Background: an optimization exercise with open tools, aiming at small area. Do not read the settings as production practice. Function was checked by simulation only, so behaviour that the tests miss may differ from the original. Not every run is shown, and edits may drop behaviour that the tests do not exercise.

[run.sh]
#!/bin/bash
# synth_recipe.tcl (not shown) runs the flow's synth.tcl, then flattens the netlist and writes it again
# the make line also repeats each setting of config.mk as NAME=value (left out here)
make -C /OpenROAD-flow-scripts/flow DESIGN_CONFIG=/design/flow/config.mk WORK_HOME=/design/flow/orfs CLKGATE_MAP_FILE= SYNTH_SCRIPT=/design/flow/synth_recipe.tcl finish
[config.mk]
export PLATFORM = sky130hd
export DESIGN_NAME = hexapod
export DESIGN_NICKNAME = hexapod
export VERILOG_FILES = /design/flow/design.v
export SDC_FILE = /design/flow/constraint.sdc
export NUM_CORES = 4
export LEC_CHECK = 0
export CAP_MARGIN = 20
export CORE_MARGIN = 2
export CORE_UTILIZATION = 40
export SLEW_MARGIN = 20
[constraint.sdc]
create_clock -name core_clock -period 20.0 [get_ports {CLK}]
set_input_delay 4.0000 -clock core_clock [delete_from_list [all_inputs] [get_ports {CLK}]]
set_output_delay 4.0000 -clock core_clock [all_outputs]
set_load 0.01 [all_outputs]
[design.v]
`timescale 1ns / 1ps
module guanjie(
    input z,
    input bw,
    input lo,
    input lt,
    output pos,
    output neg
    );
assign pos = z & (bw | lo | lt);
assign neg = z & (bw | (lo & ~lt));
endmodule
`timescale 1ns / 1ps
module hexapod(
    input CLK,
    input rst,
    output zu11,
    output zu12,
    output zu13,
    output zu21,
    output zu22,
    output zu23,
    output zu31,
    output zu32,
    output zu33,
    output zu41,
    output zu42,
    output zu43,
    output zu51,
    output zu52,
    output zu53,
    output zu61,
    output zu62,
    output zu63,
    output [2:0] servo_en
    );
reg [7:0]  P;
reg [12:0] Y;
reg [3:0]  qh;
reg        nr;
reg        d;
reg        h;
wire p_end = P[7] & P[6] & P[2] & P[1] & P[0];                  
wire y_end = Y[12] & Y[9] & Y[8] & Y[7] & Y[6] & Y[4];           
wire g_adv = p_end & ~Y[12] & (&Y[11:0]);                        
always @ (posedge CLK or posedge rst)
begin
	if (rst)
	begin
		P  <= 8'd150;
		Y  <= 13'd5072;
		qh <= 4'd0;
		nr <= 1'b0;
		d  <= 1'b1;
		h  <= 1'b1;
	end
	else
	begin
		if (p_end)
		begin
			P <= 8'd0;
			if (y_end)
				Y <= 13'd73;
			else
				Y <= Y + 13'd1;
		end
		else
			P <= P + 8'd1;
		if (g_adv)
		begin
			if (!d)
			begin
				qh <= qh + 4'd1;
				if (qh[3] & qh[1] & qh[0])       
					d <= 1'b1;
			end
			else if (qh == 4'd0)                 
			begin
				d  <= 1'b0;
				h  <= ~h;
				nr <= 1'b1;
			end
			else
				qh <= qh - 4'd1;
		end
	end
end
wire       z  = ~|Y[12:9];                       
wire       bw = ~(Y[8] & Y[7]);                  
wire       lo = ~Y[6];                           
wire [5:0] e  = Y[5:0] ^ {6{~Y[6]}};             
wire [4:0] q = {qh, nr};
wire lt1  = e < {1'b0, q};
wire lt2  = e < {q, 1'b0};
wire lt25 = e < 6'd25;
wire sel  = ~(h ^ d);                            
wire cu = sel ? lt1 : lt25;
wire cv = sel ? lt25 : lt1;
wire a, b, c, dd, ee, f;
guanjie jb(.z(z), .bw(bw), .lo(lo), .lt(cu),  .pos(b),  .neg(c));
guanjie je(.z(z), .bw(bw), .lo(lo), .lt(cv),  .pos(ee), .neg(f));
guanjie ja(.z(z), .bw(bw), .lo(lo), .lt(lt2), .pos(a),  .neg(dd));
wire wa = h ? a : dd;
wire wd = h ? dd : a;
assign zu11 = wa;
assign zu41 = wa;
assign zu31 = wa;
assign zu61 = wa;
assign zu21 = wd;
assign zu51 = wd;
assign zu12 = b;
assign zu32 = b;
assign zu53 = b;
assign zu13 = c;
assign zu33 = c;
assign zu52 = c;
assign zu22 = ee;
assign zu43 = ee;
assign zu63 = ee;
assign zu23 = f;
assign zu42 = f;
assign zu62 = f;
assign servo_en = 3'b111;
endmodule
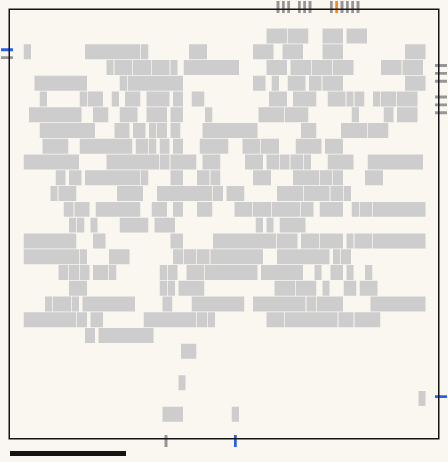
run_1/pinout.png
Scale bar: 20 um. Pins as bars across the die edge, other pins in gray.
color	port	pins	direction	edge
blue	servo_en	3	output	1 right, 1 left, 1 bottom
orange	zu22	1	output	top
all pins by edge	12 top, 7 right, 2 left, 2 bottom
Die H: 73.8 um
Die X: 73.8 um
PortBufs: 19

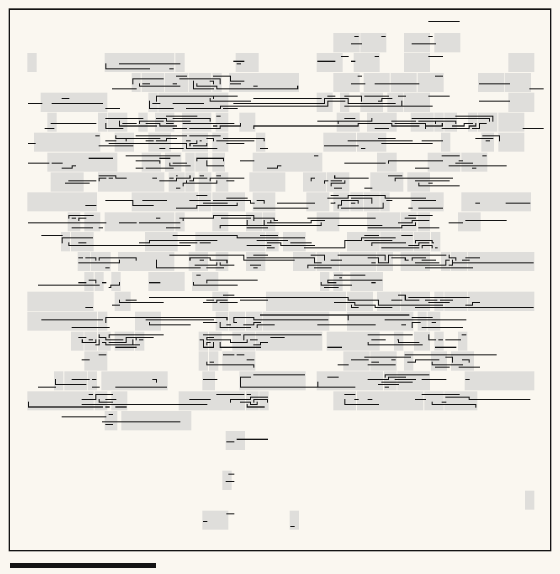
run_1/m1.png
Scale bar: 20 um.
longest straight run	27.1 um
main direction	horizontal
nets with wire on the layer	202
routed vias: 1,407
Post-Route WL: 3.59 mm
grt met1 use: 0.191

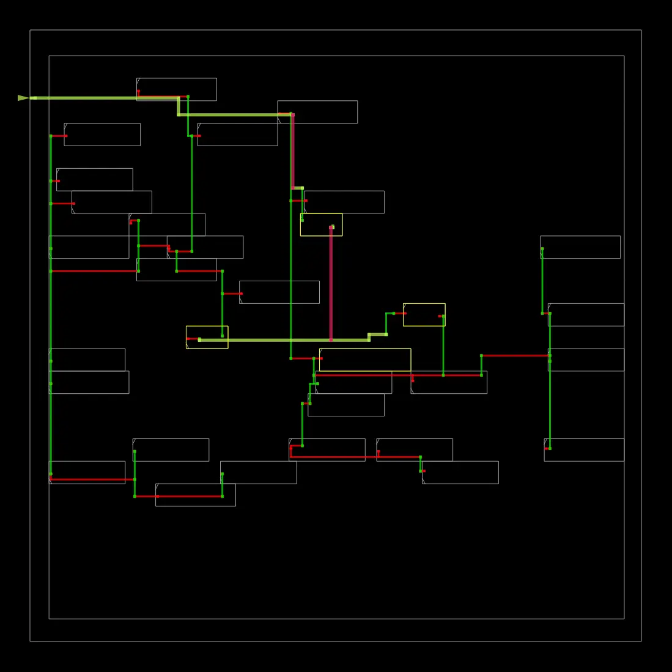
run_1/clock_nets.png
clk_skew: 0.00406 ns
clock buffer count from CTS: 3
Worst-Skew Late Latency: 0.28 ns
clk_buf instances: 3

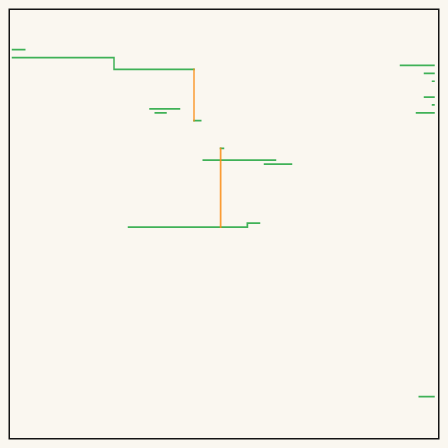
run_1/layers.png
Two of the layers only.
color	layer	wire length
orange	M4	22.4 um
green	M3	98.9 um

==> run_results.csv, run 1 <==
group,metric,value,unit
outcome,status,"complete, no violations",
logic_synthesis,synthesis.instances,205,
finish,clk_share,0.0332,
grt,grt_max_degree,29,
finish,area_share_nonclk_buffers,0.0921,
floorplanning,start_util,0.413,
logic_synthesis,async_reset_ff_frac,1.00,
floorplanning,die-area,0.00545,mm2
logic_synthesis,syn_avg_cell_area,9.52,um2
floorplanning,nWellTaps,67,
clock_tree,holdBufCountCts,0,
route,wl_per_cell,13.1,um
worst_hold_path,worstHoldStart,"P[0]",
logic_synthesis,yosys.area_share.adder,0.0936,
logic_synthesis,synth_edf_count,0,
finish,seq_area,716,um2
place,placed_cell_area,0.00208,mm2
setup_path,arrival,3.27,ns
clock_tree,post-cts-setup-buffers,0,
setup_path,reg2reg_depth,5,
logic_synthesis,yosys.area_share.simple,0.217,
setup_path,cp-startpoint,"Y[6]",
route,viasPerCell,5.14,
logic_synthesis,synth-seq-cells,28,
route,antenna_left,0,
setup_path,startpoint_type,"flip-flop",
sta,tns,0,ns
sta,post-route-period-util,0.364,
finish,final_util,0.455,
sta,fmax,0.137,GHz
sta,hold_viol,0,
finish,seq_area_frac,0.333,
clock_tree,path_clk_slew,0.10,ns
finish,multi_input_gates,145,
setup_path,max_stage_delay,0.75,ns
grt,grt_pass1_wl,6.31,mm
grt,antenna_found_initial,0,
floorplanning,core,0.00472,mm2
setup_path,cp_num_buf_inv,1,
logic_synthesis,synth_area_leaders,"dfrtp_1, dfstp_2, ha_1, buf_4, xnor2_1",
logic_synthesis,synth_top_family_by_area,"simple AND/OR/NAND/NOR gates",
logic_synthesis,synth_compound_area_frac,0.114,
setup_path,r2r_end,"Y[11]",
finish,n_antenna_cell,0,
sta,setup_viol,0,
logic_synthesis,yosysUniqueCellTypes,52,
finish,drive_above_1_share,0.140,
sta,drv_slew,0,
clock_tree,clock_sinks,28,
setup_path,crit_end,"zu43",
logic_synthesis,yosysWarnings,1,
setup_path,crit_type,"reg2out",
sta,worst_pin_slew,0.800,ns
setup_path,crit_slowest_cell,"dfstp_2",
finish,buffers_excl_clock,20,
grt,grt.total_usage,0.148,
logic_synthesis,synthXorXnorAreaFrac,0.0763,
finish,final_area,0.00215,mm2
run,maxCapViolCount,0,
place,hpwl,2.74,mm
finish,nets,224,
logic_synthesis,yosysSeqAreaShare,0.367,
setup_path,r2r_setup_slack,17.61,ns
logic_synthesis,synth_mux_area_frac,0.0269,
clock_tree,h-tree-depth,1,
floorplanning,num_rows,25,
sta,max-slew-margin-rel,0.465,
setup_path,cp-end-kind,"primary output",
finish,design.seq.count,28,
sta,grt_setup_unrepaired,"false",
clock_tree,clockBufferDepth,2,
clock_tree,cts_root_buf,"clkbuf_8",
worst_hold_path,hp-class,"reg2reg",
finish,multi_input_area_share,0.485,
finish,fillerInstances,429,
sta,fin_crit,7.27,ns
logic_synthesis,synthFlopType,"dfrtp_1",
logic_synthesis,synthesis.area,0.00195,mm2
logic_synthesis,post-synth-top-count-cell,"buf_4",
grt,grt_pass1_vias,1397,
-- run 1: metal layers --
| metal | vias up | routed length, um | global-route usage |
|---|---|---|---|
| met4 | 0 | 22 | 0.0283 |
| met3 | 4 | 98 | 0.0329 |
| met5 | - | 0 | 0 |
| met1 | 671 | 1710 | 0.191 |
| met2 | 20 | 1760 | 0.253 |
| li1 | 712 | - | - |
-- run 1: cell usage in the layout, fill, tap and decap left out, types with 4 or more instances in the layout --
cell,Yosys,final
a21oi_1,6,6
a31oi_1,5,5
clkdlybuf4s50_1,0,19
dfrtp_1,16,16
dfstp_2,12,12
ha_1,13,13
inv_1,10,10
nand2_1,14,14
nand3_1,8,8
nand4_1,4,4
nor2_1,15,15
nor3_1,4,4
o21ai_0,8,8
xnor2_1,9,9
xor2_1,8,8
-- run 1: state kept, by name, summed over array words and instances (netlist names) --
name / flops
nr: 1
P: 8
d: 1
Y: 13
h: 1
qh: 4
-- run 1: stage by stage --
step                      setup WS, ns  instances  hold slack [ns]
after global placement           13.05        270            0.469
after global routing             12.53        274            0.508
after CTS                        12.70        274            0.488
final                            12.73        274            0.485
after floorplan                  13.17        207            0.437
after detailed placement         13.02        270            0.472
==> run 2: changes to the inputs <==
==> design.v (replaced) <==
`timescale 1ns / 1ps
module guanjie(
    input z,
    input bw,
    input lo,
    input lt,
    output pos,
    output neg
    );
assign pos = z & (bw | lo | lt);
assign neg = z & (bw | (lo & ~lt));
endmodule
`timescale 1ns / 1ps
module hexapod(
    input CLK,
    input rst,
    output zu11,
    output zu12,
    output zu13,
    output zu21,
    output zu22,
    output zu23,
    output zu31,
    output zu32,
    output zu33,
    output zu41,
    output zu42,
    output zu43,
    output zu51,
    output zu52,
    output zu53,
    output zu61,
    output zu62,
    output zu63,
    output [2:0] servo_en
    );
reg [7:0]  P;
reg [6:0]  L;
reg [5:0]  H;
reg [3:0]  c;
reg        nr;
reg        d;
reg        h;
wire p_end = ~P[6] & P[5] & P[4] & ~P[3] & ~P[2] & P[1] & P[0];
wire l_end = L[6] & L[5] & L[4] & L[3] & L[2];                   
wire h_end = H[5] & H[2] & H[1] & H[0];                          
wire b_end = p_end & l_end;
wire g_adv = b_end & h_end;
wire c_top = ~d & c[3] & c[1] & c[0];                             
always @ (posedge CLK or posedge rst)
begin
	if (rst)
	begin
		P  <= 8'd206;
		L  <= 7'd63;
		H  <= 6'd0;
		c  <= 4'd15;
		nr <= 1'b0;
		d  <= 1'b1;
		h  <= 1'b1;
	end
	else
	begin
		P <= {P[6:0], P[7] ^ P[2] ^ p_end};
		if (p_end)
		begin
			if (l_end)
				L <= 7'd0;
			else
				L <= L + 7'd1;
		end
		if (b_end)
		begin
			if (h_end)
				H <= 6'd0;
			else
				H <= H + 6'd1;
		end
		if (g_adv)
		begin
			if (c_top)
			begin
				c[3] <= 1'b0;                    
				d    <= 1'b1;
			end
			else
			begin
				c <= c + 4'd1;
				if (d & (&c))                    
				begin
					d  <= 1'b0;
					h  <= ~h;
					nr <= 1'b1;
				end
			end
		end
	end
end
wire       grp = ~|H[5:2];
wire       blk = H[1] & H[0];
wire       z  = grp & (blk | H[1] | H[0] | L[6]);
wire       bw = ~blk;
wire       lo = ~L[6];
wire [5:0] e  = L[5:0] ^ {6{~L[6]}};             
wire [3:0] qh = c ^ {4{d}};
wire [4:0] q = {qh, nr};
wire lt1  = e < {1'b0, q};
wire lt2  = e < {q, 1'b0};
wire lt25 = e < 6'd25;
wire sel  = ~(h ^ d);                            
wire cu = sel ? lt1 : lt25;
wire cv = sel ? lt25 : lt1;
wire pa, pd, wb, wc, we, wf;
guanjie jb(.z(z), .bw(bw), .lo(lo), .lt(cu),  .pos(wb), .neg(wc));
guanjie je(.z(z), .bw(bw), .lo(lo), .lt(cv),  .pos(we), .neg(wf));
guanjie ja(.z(z), .bw(bw), .lo(lo), .lt(lt2), .pos(pa), .neg(pd));
wire wa = h ? pa : pd;
wire wd = h ? pd : pa;
assign zu11 = wa;
assign zu41 = wa;
assign zu31 = wa;
assign zu61 = wa;
assign zu21 = wd;
assign zu51 = wd;
assign zu12 = wb;
assign zu32 = wb;
assign zu53 = wb;
assign zu13 = wc;
assign zu33 = wc;
assign zu52 = wc;
assign zu22 = we;
assign zu43 = we;
assign zu63 = we;
assign zu23 = wf;
assign zu42 = wf;
assign zu62 = wf;
assign servo_en = 3'b111;
endmodule
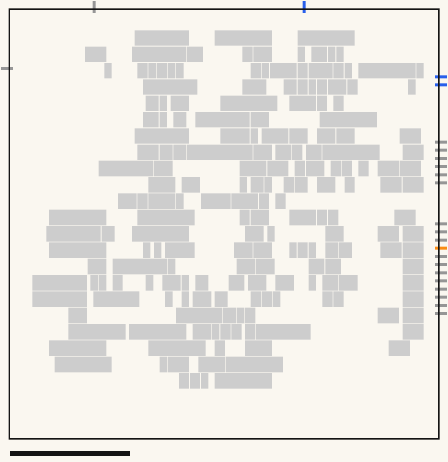
run_2/pinout.png
Scale bar: 20 um. Pins as bars across the die edge, other pins in gray.
color	port	pins	direction	edge
orange	zu22	1	output	right
blue	servo_en	3	output	2 right, 1 top
Die H: 71.3 um
Die X: 71.3 um

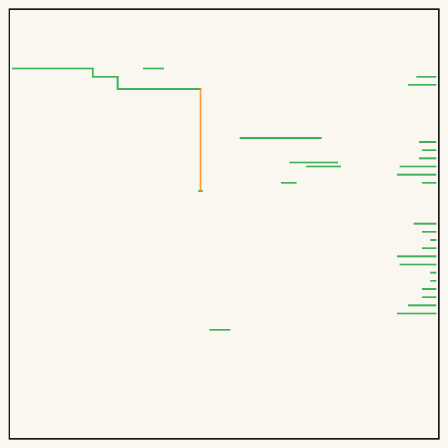
run_2/layers.png
Two of the layers only.
color	layer	wire length
orange	M4	17.0 um
green	M3	136 um

==> run 2 against run 1 <==
Effect of this change: largest cell class unchanged; wire length decreased by 7.7%; critical path type unchanged; hold slack got worse by 0.11 ns; still clean; non-clock buffer count decreased by 1; register-to-register slack got worse by 0.44 ns; area after synthesis decreased by 7.1%; sequential share of layout area increased by 3.1 points.
==> run_results.csv, run 2 <==
group,metric,value,unit
logic_synthesis,yosysUniqueCellTypes,45,
logic_synthesis,synthTopCellsByCount,"dfstp_2, buf_4, nand2_1, o21ai_0, xnor2_1",
place,dp.cells,239,
floorplanning,io_pins,23,
place,dp_slack,13.17,ns
route,wl_per_cell,13.6,um
route,viasPerCell,5.44,
grt,antenna_found_initial,0,
worst_hold_path,hold_depth,0,
setup_path,crit_end,"zu41",
setup_path,r2r_setup_slack,17.17,ns
floorplanning,core,0.00435,mm2
finish,top_regs,"P x8, L x7, H x6",
finish,drive_above_1_share,0.157,
place,io_buffer_count,19,
clock_tree,numCtsBuffers,3,
logic_synthesis,yosys.area.top_type,"dfstp_2",
logic_synthesis,synthesis.instances,187,
logic_synthesis,synth_top_family_by_area,"simple AND/OR/NAND/NOR gates",
floorplanning,num_rows,24,
logic_synthesis,yosys.area_share.simple,0.193,
logic_synthesis,async_reset_ff_frac,1.00,
clock_tree,path_clk_slew,0.09,ns
setup_path,path_max_fanout,13,
route,vias,1322,
logic_synthesis,synthesis.area,0.00181,mm2
sta,post-route-period-util,0.360,
setup_path,crit_type,"reg2out",
grt,grt.total_usage,0.139,
sta,drv_slew,0,
floorplanning,start_util,0.416,
sta,grt_setup_unrepaired,"false",
finish,largest_reg_flops,8,
finish,finalNonFillerCells,243,
logic_synthesis,synth_mux_area_frac,0.0117,
logic_synthesis,synth-seq-cells,28,
logic_synthesis,yosysWarnings,1,
sta,worst_pin_slew,0.962,ns
logic_synthesis,synth_edf_count,0,
finish,final_area,0.00198,mm2
finish,final_util,0.455,
logic_synthesis,synth_compound_area_frac,0.120,
logic_synthesis,synthFlopType,"dfstp_2",
route,drc,0,
sta,fmax,0.139,GHz
setup_path,crit_family,"compound AO/OA/AOI/OAI gates",
worst_hold_path,hp-class,"reg2reg",
setup_path,crit_slowest_cell,"dfrtp_1",
setup_path,arrival,3.19,ns
logic_synthesis,syn_avg_cell_area,9.69,um2
run,maxCapViolCount,0,
sta,setup_viol,0,
setup_path,required,16.00,ns
sta,hold_viol,0,
setup_path,cp-end-kind,"primary output",
finish,regMostFlops,"P",
sta,fin_hold_ws,0.370,ns
setup_path,cp_num_buf_inv,1,
finish,area_delta_synth_final,9.46,%
logic_synthesis,synth_top_area_frac,0.247,
clock_tree,holdBufCountCts,0,
clock_tree,clockBufferDepth,2,
finish,mostFrequentLayoutCells,"clkdlybuf4s50_1, dfstp_2, nand2_1, o21ai_0, xnor2_1",
setup_path,crit_chain,"xnor2_1 > ha_1 > a2111oi_0 > o21ai_0 > and3b_1 > nor3_1 > clkdlybuf4s50_1",
clock_tree,post-cts-setup-buffers,0,
setup_path,reg2reg_depth,6,
worst_hold_path,worstHoldStart,"P[1]",
floorplanning,die-area,0.00508,mm2
logic_synthesis,post-synth-top-count-cell,"dfstp_2",
sta,fin_crit,7.19,ns
logic_synthesis,yosys.area_share.adder,0.0691,
finish,final_common_cell,"clkdlybuf4s50_1",
place,hpwl,2.46,mm
setup_path,cp-startpoint,"L[6]",
outcome,status,"complete, no violations",
logic_synthesis,synthXorXnorAreaFrac,0.0967,
sta,max-slew-margin-rel,0.354,
grt,grt_pass1_wl,5.74,mm
grt,grt_pass1_vias,1250,
route,antenna_left,0,
route,wl,3.31,mm
grt,grt_max_degree,29,
clock_tree,h-tree-depth,1,
clock_tree,clock_sinks,28,
clock_tree,tritoncts,"done",
setup_path,r2r_end,"h",
setup_path,startpoint_type,"flip-flop",
place,placed_cell_area,0.00191,mm2
setup_path,max_stage_delay,0.63,ns
finish,nets,204,
sta,tns,0,ns
logic_synthesis,synth_area_leaders,"dfstp_2, dfrtp_1, ha_1, xnor2_1, buf_4",
clock_tree,cts_root_buf,"clkbuf_8",
logic_synthesis,yosysSeqAreaShare,0.398,
route,drtIter0Drc,97,
finish,n_antenna_cell,0,
sta,timing.final.ws_setup,12.81,ns
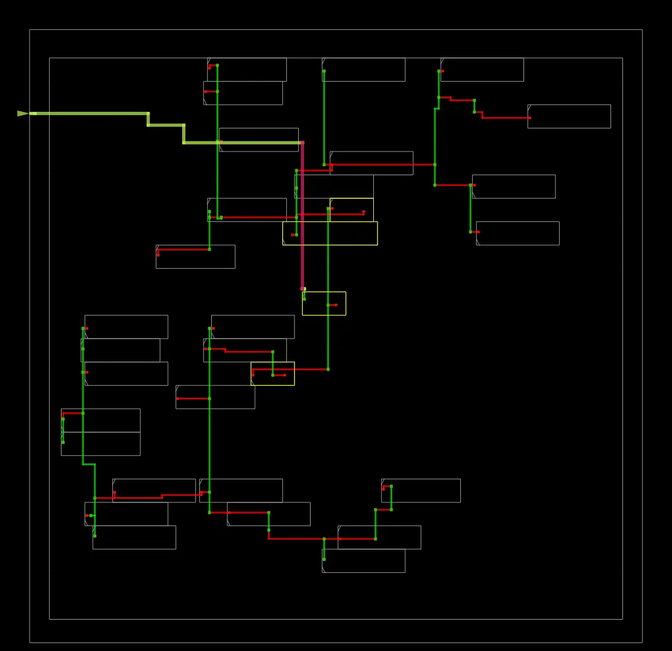
run_2/clock_nets.png
Worst-Skew Late Latency: 0.27 ns
clk_skew: 0.00296 ns

## run 2: cell types whose count changed after synthesis, sizes merged, moves of 3 or more
cell / delta
xnor2: +5
dfstp: +5
a21o: -3
a31oi: -4
dfrtp: -5
nor2b: -3
o22ai: +3
nor3: +4
ha: -3
o21ai: +7
clkbuf: -5
nor2: -7
or3: -3
## run 2: area by class of cell
| class | instances | area [um2] |
|---|---|---|
| timing repair buffer | 19 | 190 |
| multi-input combinational | 131 | 901 |
| tap | 52 | 65.1 |
| clock buffer | 3 | 41.3 |
| inverter | 9 | 33.8 |
| clock inverter | 1 | 30.0 |
| fill | 379 | 2370 |
| sequential | 28 | 722 |
## run 2: per-layer routing
metal	global-route usage	wire length (um)	up-vias
met3	0.0253	136	2
met4	0.0377	17	0
met1	0.176	1470	641
met5	0	0	-
met2	0.244	1680	33
li1	-	-	646

-- static timing again, ports no longer ideal --
No port has a modelled driver above. Below, the same layouts with a new extraction and two added sets of constraints. Step 1 assumes that a clkbuf_16 drives the clock port and a buf_2 every other input. Step 2 times the ports against the registers' clock, not the clock port: input delays grow and output delays shrink by t, the midpoint of the rising clock arrivals with the driver on. Three values: ideal, step 1, step 2; two values: the first two.
| run | t (ns) | setup WS [ns] | latest minus earliest clock arrival (ns) |
|---|---|---|---|
| run 1 | 0.303 | 12.726 / 12.701 / 13.004 | 0.004 / 0.004 |
| run 2 | 0.292 | 12.808 / 12.783 / 13.076 | 0.003 / 0.003 |
After both steps every run listed still meets setup and hold.
